Source: an optimization exercise on an open RTL-to-GDS flow (aim: small area). Production flows keep margins and buffers that such runs may drop. The series may have gaps, and a smaller design here may also do less where the tests do not look. No run shown here included a check of the RTL's function; only the layout flow was run.

### Gate families picked out, run 1

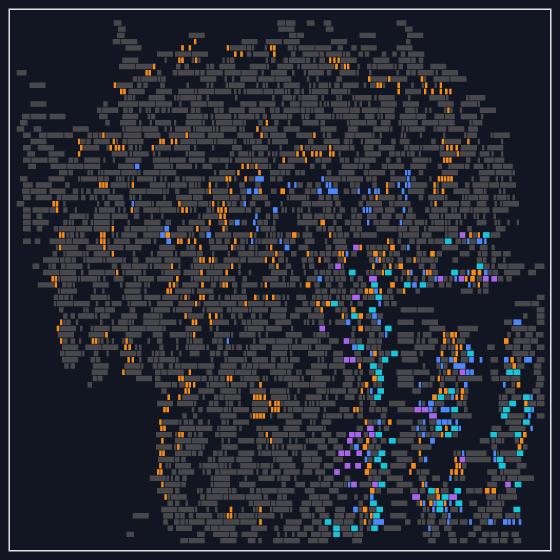
### Close-up of the layout, run 1

Window x 98 to 138, y 98 to 138 um. Cells in grey, sequential cells in the stronger grey; small squares are vias.
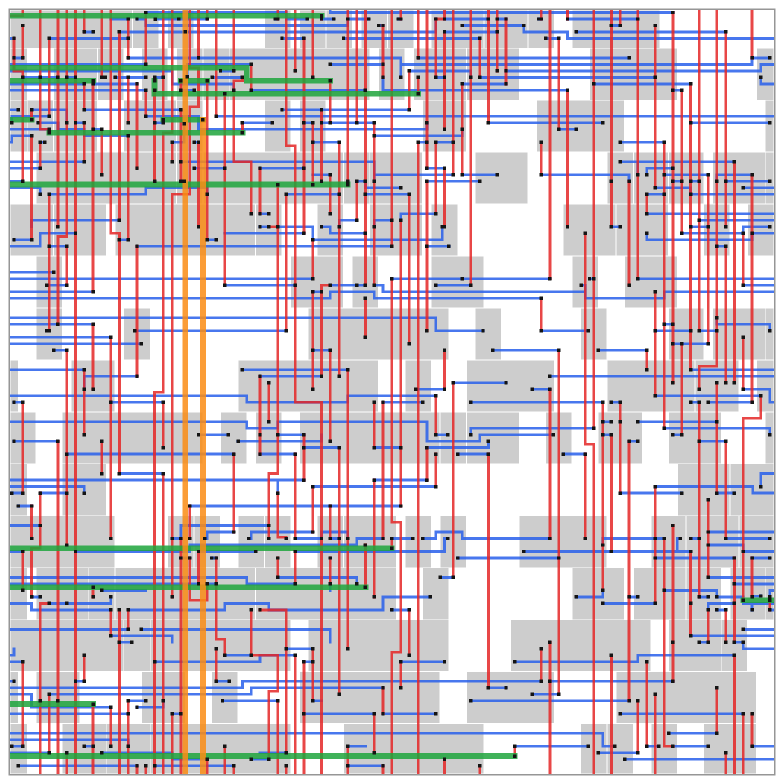
### The clock tree on the layout, run 1

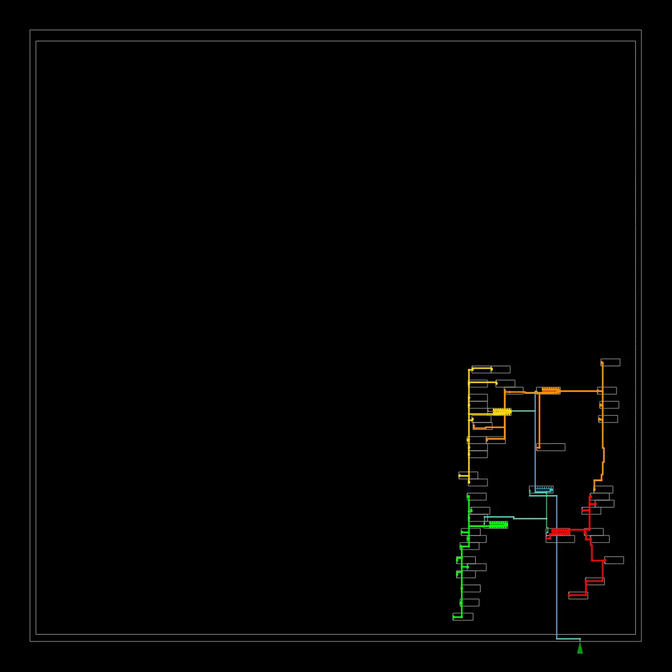
==> flow/design.v <==
module MulRawFN(
  input         clock,
  input         reset,
  input         io_a_isNaN,
  input         io_a_isInf,
  input         io_a_isZero,
  input  [8:0]  io_a_exp,
  input  [22:0] io_a_sig,
  input         io_b_isNaN,
  input         io_b_isInf,
  input         io_b_isZero,
  input  [8:0]  io_b_exp,
  input  [22:0] io_b_sig,
  output        io_invalidExc,
  output        io_rawOut_isNaN,
  output        io_rawOut_isInf,
  output        io_rawOut_isZero,
  output [8:0]  io_rawOut_exp,
  output [22:0] io_rawOut_sig
);
  wire sNaN_a = io_a_isNaN & ~io_a_isInf & ~io_a_isZero & (io_a_exp == 9'h1ff) & ~io_a_sig[22] & (io_a_sig[21:0] != 22'h0);
  wire sNaN_b = io_b_isNaN & ~io_b_isInf & ~io_b_isZero & (io_b_exp == 9'h1ff) & ~io_b_sig[22] & (io_b_sig[21:0] != 22'h0);
  wire [47:0] prod = {1'b1, io_a_sig} * {1'b1, io_b_sig};
  reg        invalidExc_reg, isNaN_reg, isInf_reg, isZero_reg;
  reg [8:0]  exp_reg;
  reg [25:0] prodHi_reg;   
  reg        stickyLo_reg;  
  always @(posedge clock) begin
    invalidExc_reg <= sNaN_a | sNaN_b | (io_a_isInf & io_b_isZero) | (io_a_isZero & io_b_isInf);
    isNaN_reg <= io_a_isNaN | io_b_isNaN;
    isInf_reg <= io_a_isInf | io_b_isInf;
    isZero_reg <= io_a_isZero | io_b_isZero;
    exp_reg <= io_a_exp + io_b_exp + 9'h101;
    prodHi_reg <= prod[47:22];
    stickyLo_reg <= |prod[21:0];
  end
  wire top = prodHi_reg[25];
  wire [22:0] preF = top ? prodHi_reg[24:2] : prodHi_reg[23:1];
  wire g    = top ? prodHi_reg[1] : prodHi_reg[0];
  wire rest = top ? (prodHi_reg[0] | stickyLo_reg) : stickyLo_reg;
  wire roundUp = g & (rest | preF[0]);
  wire [23:0] F = {1'b0, preF} + {23'h0, roundUp};
  wire [8:0] E = exp_reg + {8'h0, top | F[23]};
  assign io_invalidExc = invalidExc_reg;
  assign io_rawOut_isNaN = isNaN_reg;
  assign io_rawOut_isInf = isInf_reg;
  assign io_rawOut_isZero = isZero_reg;
  assign io_rawOut_exp = isZero_reg ? 9'h0 : E;
  assign io_rawOut_sig = isZero_reg ? 23'h0 : F[22:0];
endmodule
==> flow/run.sh <==
#!/bin/bash
# synth_recipe.tcl (not shown) runs the flow's synth.tcl, then flattens the netlist and writes it again
# the make line also repeats each setting of config.mk as NAME=value (left out here)
make -C /OpenROAD-flow-scripts/flow DESIGN_CONFIG=/design/flow/config.mk WORK_HOME=/design/flow/orfs CLKGATE_MAP_FILE= SYNTH_SCRIPT=/design/flow/synth_recipe.tcl finish
==> flow/config.mk <==
export PLATFORM = sky130hd
export DESIGN_NAME = MulRawFN
export DESIGN_NICKNAME = MulRawFN
export VERILOG_FILES = /design/flow/design.v
export SDC_FILE = /design/flow/constraint.sdc
export NUM_CORES = 4
export LEC_CHECK = 0
export CAP_MARGIN = 20
export CORE_MARGIN = 2
export CORE_UTILIZATION = 40
export SLEW_MARGIN = 20
==> flow/constraint.sdc <==
create_clock -name core_clock -period 8.5 [get_ports {clock}]
set_input_delay 1.7000 -clock core_clock [delete_from_list [all_inputs] [get_ports {clock}]]
set_output_delay 1.7000 -clock core_clock [all_outputs]
set_load 0.01 [all_outputs]
==> impl_table.tex, run 1 <==
\begin{tabular}{lr}
\hline
Metric & Value \\
\hline
\multicolumn{2}{l}{\textbf{Outcome}} \\
Run status & complete, no violations \\
\multicolumn{2}{l}{\textbf{Final layout}} \\
Fraction of area in registers & under 10\% \\
Final antenna diode count & 4 \\
Layout buffer count excluding clock buffers & 357 \\
Leading cell type in the layout, fill and taps excluded & inv\_1 \\
Largest cell class by area & multi-input combinational cells \\
Fraction of layout cells with a size suffix above 1 & between 10\% and 20\% \\
Area used by multi-input combinational logic & around 18,000 um2 \\
Layout clock buffer count & 5 \\
Number of inserted filler cells in the final layout & between 5,000 and 6,000 \\
Commonest cells after routing, fill and taps aside & inv\_1 (600), fa\_1 (481), nand2\_1 (300), and2\_1 (253), buf\_4 (206) \\
Final design area excluding fillers & around 26,000 um2 \\
Post-layout instance count excluding filler cells & 3,421 \\
Area delta synth->final & 19.69\% \\
NumNets Final & about 3,500 \\
Signal inverters & 605 \\
\multicolumn{2}{l}{\textbf{Routing}} \\
Average wire per cell in the routed design & approximately 18 um \\
Ratio of routed vias to standard cells & 5.039 \\
Uppermost metal layer occupied by signal nets & met4 \\
Initial DRC Count & 1,157 \\
WL met3 & 3.876 mm \\
DRT met1 WL & around 27 mm \\
Routed vias & 17,240 \\
\multicolumn{2}{l}{\textbf{Worst setup path}} \\
Master of the slowest instance on the critical path & fa\_1 \\
First element of the critical path & io\_a\_sig[12] \\
Class of the most critical setup path & in -> reg \\
Capturing element type of the critical path & register \\
Worst EP required & 8.71 ns \\
Critical Path Stages & 25 \\
Signal arrival time at the worst endpoint & 8.54 ns \\
Kind of cell adding the most delay to the critical path & adder cells \\
Most Frequent Cell on Critical Path & fa\_1 \\
Largest stage delay on the critical path & 0.58 ns \\
\multicolumn{2}{l}{\textbf{STA}} \\
Max Transition Viols Final & 0 \\
Worst Hold Slack & 2.008 ns \\
Max transition margin & 35.81\% \\
Min Clock Period, post-route & about 8.3 ns \\
Setup TNS after final layout & 0 ns \\
\multicolumn{2}{l}{\textbf{Synthesis}} \\
Dominant combinational cell family by area after synthesis & adder cells \\
XOR/XNOR share of the synthesized area & about 2.6\% \\
Library cell with the highest instance count after synthesis & inv\_1 \\
Multiplexer fraction of the synthesized cell area & less than 1\% \\
Count of yosys warnings during synthesis & 1 \\
Area leader, netlist & fa\_1 \\
Compound-cell area share of the yosys netlist & around 6.1\% \\
Count of unique library cells instantiated by Yosys & 68 \\
Main flop type after synthesis & dfxtp\_1 \\
Synthesis-stage register bit count & 40 \\
Arithmetic-cell share of the synthesized area counting full adders, half adders and majority gates & 56.33\% \\
Number of enable flip-flop cells after synthesis & 0 \\
Simple-gate share of the synthesized area & between 10\% and 20\% \\
Cell Area, Synth & 21,430 um2 \\
Share of the synthesized area in the top cell type & between 40 and 50\% \\
\multicolumn{2}{l}{\textbf{Floorplan}} \\
Area of the placeable core & between 50,000 and 60,000 um2 \\
Number of tap instances & a little under 700 \\
Floorplan die height & $\sim$240 um \\
Top-level port count & roughly 110 \\
Die Span X & around 240 um \\
Number of rows created at floorplan & between 80 and 90 \\
\multicolumn{2}{l}{\textbf{Clock tree}} \\
CTS tree & done \\
CTS Buffer Depth & 2 \\
Library cell used as clock root buffer & clkbuf\_16 \\
Clock-pin slew reported for the worst setup and hold paths after clock tree synthesis & 0.06 ns \\
\multicolumn{2}{l}{\textbf{GRT}} \\
Routing usage on met3 & around 3.1\% \\
Total grt overflow & 0 \\
Wire length of the first global-routing pass & just under 100 mm \\
Number of antenna violations at the first check in global routing & 3 \\
Number of global-route vias before repair & $\sim$19,000 \\
Global-route usage over all layers & between 20\% and 30\% \\
Largest net degree at the start of global routing & 50 \\
\multicolumn{2}{l}{\textbf{Hold path}} \\
Start point of the worst hold path & io\_a\_isNaN \\
Worst hold stages & 2 \\
Classification of the worst-slack hold path & in -> reg \\
Worst-case hold path end point & isNaN\_reg \\
\multicolumn{2}{l}{\textbf{Job}} \\
Max-cap violations & 0 \\
\multicolumn{2}{l}{\textbf{Placement}} \\
I/O Buffers & roughly 110 \\
Total instance count after detailed placement & roughly 3,400 \\
Post-Place Worst Slack & -0.5409 ns \\
Gpl congestion & 0.9102 \\
HPWL Detailed & approximately 52 mm \\
\hline
\end{tabular}
Notes on 'Gate families picked out' above:
- blue: nor cells (cells 130; most used nor2_1)
- cyan: xor and xnor cells (cells 64; most used xnor2_1)
- purple: non-inverting ao/oa cells (cells 34; most used a21o_1)
- orange: nand cells (cells 353; most used nand2_1; where widely spread)

Notes on 'Close-up of the layout' above:
- orange: M4
- blue: M1
- green: M3
- red: M2
- most frequent: inv_1 (38), buf_4 (26), fa_1 (20)
- sequential cells in the window: 0
- cells with their middle in the window: 128

Notes on 'The clock tree on the layout' above:
number of flip-flops and latches: 40
total clock buffers created by CTS: 5
number of levels the H-tree was split into: 2
clock tree sinks: 40

### Wiring by layer, run 1

Scale bar: 50 um. Only two layers are drawn.
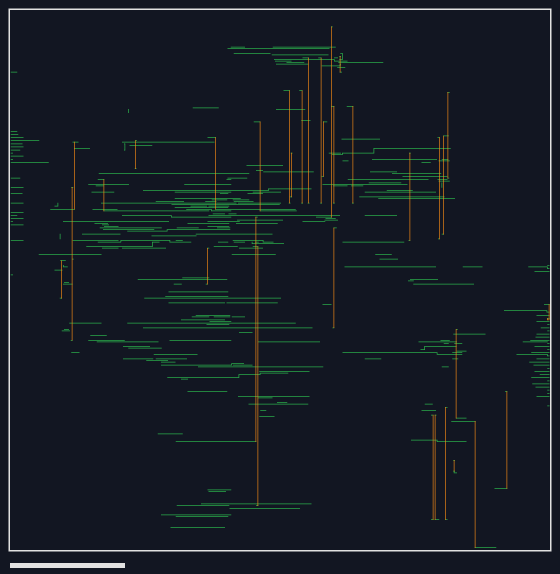

## Run 2: large edit since run 1, in outline
flow/design.v: 50 -> 3084 lines; modules unchanged: 0
  FA: new, 4 lines
  HA: new, 4 lines
  MulRawFN: edited, 50 -> 3076 lines
==> module HA as of run 2 <==
module HA(input a, input b, output s, output co);
  assign s = a ^ b;
  assign co = a & b;
endmodule
==> module FA as of run 2 <==
module FA(input a, input b, input ci, output s, output co);
  assign s = a ^ b ^ ci;
  assign co = (a & b) | (a & ci) | (b & ci);
endmodule
--- a/flow/config.mk
+++ b/flow/config.mk
@@ -10,2 +10,4 @@
 export CORE_UTILIZATION = 40
 export SLEW_MARGIN = 20
+export SYNTH_HIERARCHICAL = 1
+export SYNTH_MINIMUM_KEEP_SIZE = 0
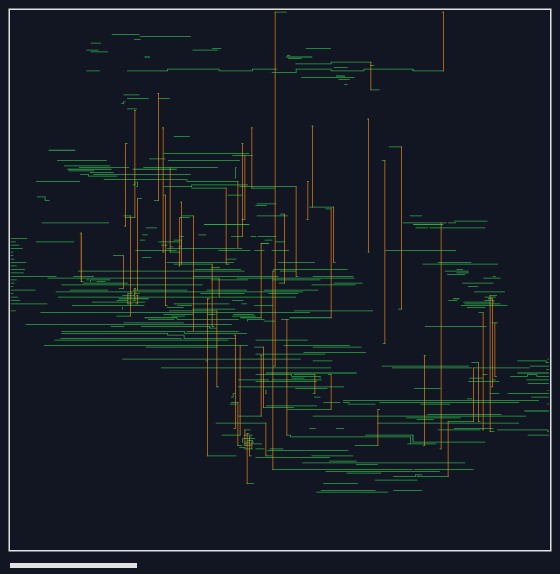
*Wiring by layer, run 2*
Scale bar: 50 um. Only two layers are drawn.
- orange: M4 (wire length 1,970 um)
- green: M3 (wire length 4,970 um)

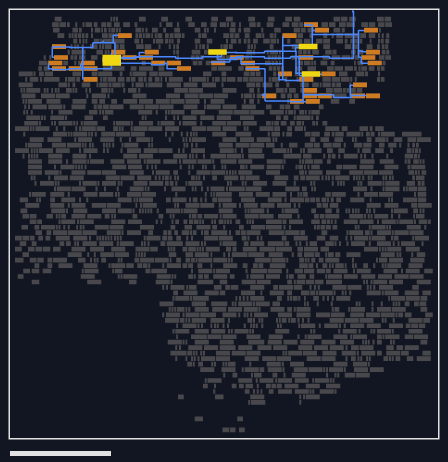
*Clock network drawn from the DEF, run 2*
Scale bar: 50 um.
- yellow: clock-net drivers (count 5)
- blue: clock wires (length 665 um)
- orange: flip-flops (count 40)
- routed clock nets: 6
- flops lie: a band across the top

==> run 2 against run 1 <==
Against the previous run: critical path depth did not move; worst setup slack improved by 0.011 ns; cell area fell by 18%; largest cell class unchanged; highest routed layer unchanged.
==> impl_table.tex, run 2 <==
\begin{tabular}{lr}
\hline
Metric & Value \\
\hline
\multicolumn{2}{l}{\textbf{Synthesis}} \\
Arithmetic-cell share of the synthesized area counting full adders, half adders and majority gates & 64.49\% (+8.2 points) \\
Count of unique library cells instantiated by Yosys & 64 (-5.9\%) \\
Share of the synthesized area in the top cell type & 58.17\% (+13 points) \\
Main flop type after synthesis & dfxtp\_1 \\
Number of enable flip-flop cells after synthesis & 0 (unchanged) \\
Synthesis-stage register bit count & 40 (unchanged) \\
XOR/XNOR share of the synthesized area & 2.464\% (-0.15 points) \\
Count of yosys warnings during synthesis & 7 (+6) \\
Compound-cell area share of the yosys netlist & 5.130\% (-1.0 points) \\
Library cell with the highest instance count after synthesis & nand2\_1 \\
Simple-gate share of the synthesized area & 16.45\% (-1.4 points) \\
Dominant combinational cell family by area after synthesis & adder cells \\
Multiplexer fraction of the synthesized cell area & 0.3018\% (-0.33 points) \\
Cell Area, Synth & 17,410 um2 (-19\%) \\
Post-Syn Instances & 1,825 \\
Area leader, netlist & fa\_1 \\
Post-synth ARST share & 0\% \\
\multicolumn{2}{l}{\textbf{GRT}} \\
Number of antenna violations at the first check in global routing & 1 (-2) \\
Global-route usage over all layers & 25.09\% (+2.8 points) \\
Largest net degree at the start of global routing & 48 (-4.0\%) \\
Fraction of met1 tracks used by global routing & 30.99\% \\
Number of global-route vias before repair & 15,780 (-15\%) \\
Wire length of the first global-routing pass & 85.87 mm (-13\%) \\
Routing usage on met3 & 6.119\% (+3.0 points) \\
Total grt overflow & 0 (unchanged) \\
\multicolumn{2}{l}{\textbf{Final layout}} \\
Commonest cells after routing, fill and taps aside & nand2\_1 (565), fa\_1 (473), inv\_1 (168), buf\_4 (157), clkdlybuf4s50\_1 (91) \\
Number of flip-flops and latches & 40 (unchanged) \\
Final antenna diode count & 1 (-3) \\
Number of inserted filler cells in the final layout & 4,048 (-20\%) \\
Largest register FFs & 26 \\
Final design area excluding fillers & 21,010 um2 (-18\%) \\
Layout buffer count excluding clock buffers & 316 (-11\%) \\
Fraction of layout cells with a size suffix above 1 & 14.25\% (+3.2 points) \\
Layout clock buffer count & 5 (unchanged) \\
Post-layout instance count excluding filler cells & 2,600 (-24\%) \\
Fraction of area in registers & 3.818\% (+0.69 points) \\
Area used by multi-input combinational logic & 15,600 um2 (-13\%) \\
Signal inverters & 168 (-72\%) \\
Area delta synth->final & 20.63\% \\
Leading cell type in the layout, fill and taps excluded & nand2\_1 \\
NumNets Final & 2,680 (-23\%) \\
Largest cell class by area & multi-input combinational cells \\
\multicolumn{2}{l}{\textbf{Hold path}} \\
Worst hold stages & 2 (unchanged) \\
Worst-case hold path end point & isNaN\_reg \\
Classification of the worst-slack hold path & in -> reg \\
Start point of the worst hold path & io\_a\_isNaN \\
\multicolumn{2}{l}{\textbf{Floorplan}} \\
Die Span X & 212.7 um (-9.7\%) \\
Floorplan die height & 212.7 um (-9.7\%) \\
Top-level port count & 108 (unchanged) \\
Area of the placeable core & 42,980 um2 (-19\%) \\
Number of rows created at floorplan & 76 (-9.5\%) \\
Number of tap instances & 585 (-15\%) \\
\multicolumn{2}{l}{\textbf{Clock tree}} \\
CTS tree & done \\
Clock-pin slew reported for the worst setup and hold paths after clock tree synthesis & 0.07 ns (about the same) \\
Clock tree sinks & 40 (unchanged) \\
Number of levels the H-tree was split into & 2 (unchanged) \\
Library cell used as clock root buffer & clkbuf\_16 \\
CTS Buffer Depth & 2 (unchanged) \\
Total clock buffers created by CTS & 5 (unchanged) \\
Post-CTS repair timing setup buffer count & 1 \\
\multicolumn{2}{l}{\textbf{Worst setup path}} \\
Worst EP required & 8.67 ns (-0.04 ns) \\
Critical Path Stages & 25 (unchanged) \\
Class of the most critical setup path & in -> reg \\
Kind of cell adding the most delay to the critical path & adder cells \\
First element of the critical path & io\_a\_sig[15] \\
Most Frequent Cell on Critical Path & fa\_1 \\
Master of the slowest instance on the critical path & fa\_1 \\
Capturing element type of the critical path & register \\
Largest stage delay on the critical path & 0.58 ns (about the same) \\
\multicolumn{2}{l}{\textbf{Routing}} \\
DRT met1 WL & 20.27 mm (-25\%) \\
Uppermost metal layer occupied by signal nets & met4 \\
Initial DRC Count & 1,031 (-11\%) \\
Met2 WL post-DR & $\sim$27 mm \\
WL met3 & 4.967 mm (+28\%) \\
Ratio of routed vias to standard cells & 5.345 (+6.1\%) \\
Routed vias & 13,900 (-19\%) \\
Average wire per cell in the routed design & 20.80 um (+16\%) \\
\multicolumn{2}{l}{\textbf{Placement}} \\
HPWL Detailed & 45.59 mm (-13\%) \\
Post-Place Worst Slack & -0.5850 ns (-0.04414 ns) \\
I/O Buffers & 106 (unchanged) \\
Gpl congestion & 0.9281 (+2.0\%) \\
Total instance count after detailed placement & 2,579 (-24\%) \\
\multicolumn{2}{l}{\textbf{STA}} \\
Min Clock Period, post-route & 8.320 ns (-0.01105 ns) \\
Worst Hold Slack & 1.999 ns (-0.009310 ns) \\
Max Transition Viols Final & 0 (unchanged) \\
Max transition margin & 28.09\% (-7.7 points) \\
Setup violations, final & 0 \\
Setup TNS after final layout & 0 ns (unchanged) \\
\multicolumn{2}{l}{\textbf{Outcome}} \\
Run status & complete, no violations \\
\multicolumn{2}{l}{\textbf{Job}} \\
Max-cap violations & 0 (unchanged) \\
\hline
\end{tabular}

-- separate check: timing with driven ports --
In the flow no input, the clock included, has a driving cell. The finished layouts below were timed again as built, in two steps.
Step 1 assumes that a clkbuf_16 drives the clock port and a buf_2 every other input.
Step 2 also shifts input and output timing later by t, the mid clock arrival at the registers, as if the neighbouring blocks saw the same clock.
Slacks: ideal ports / drivers / drivers and shift; pairs: ideal ports / drivers.
| run | t (ns) | setup WS [ns] | slew at the worst register clock pin (ns) | worst slew at a driven data input, ns |
|---|---|---|---|---|
| run 1 | 0.318 | 0.169 / 0.174 / -0.143 | 0.06 / 0.06 | 0.04 |
| run 2 | 0.326 | 0.180 / 0.134 / -0.191 | 0.07 / 0.07 | 0.14 |
With both steps, setup timing fails in run 1 and run 2, where it was met with ideal ports. For run 2, which loses most, drivers alone change the setup slack by -0.046 ns; drivers and shift together by -0.371 ns.
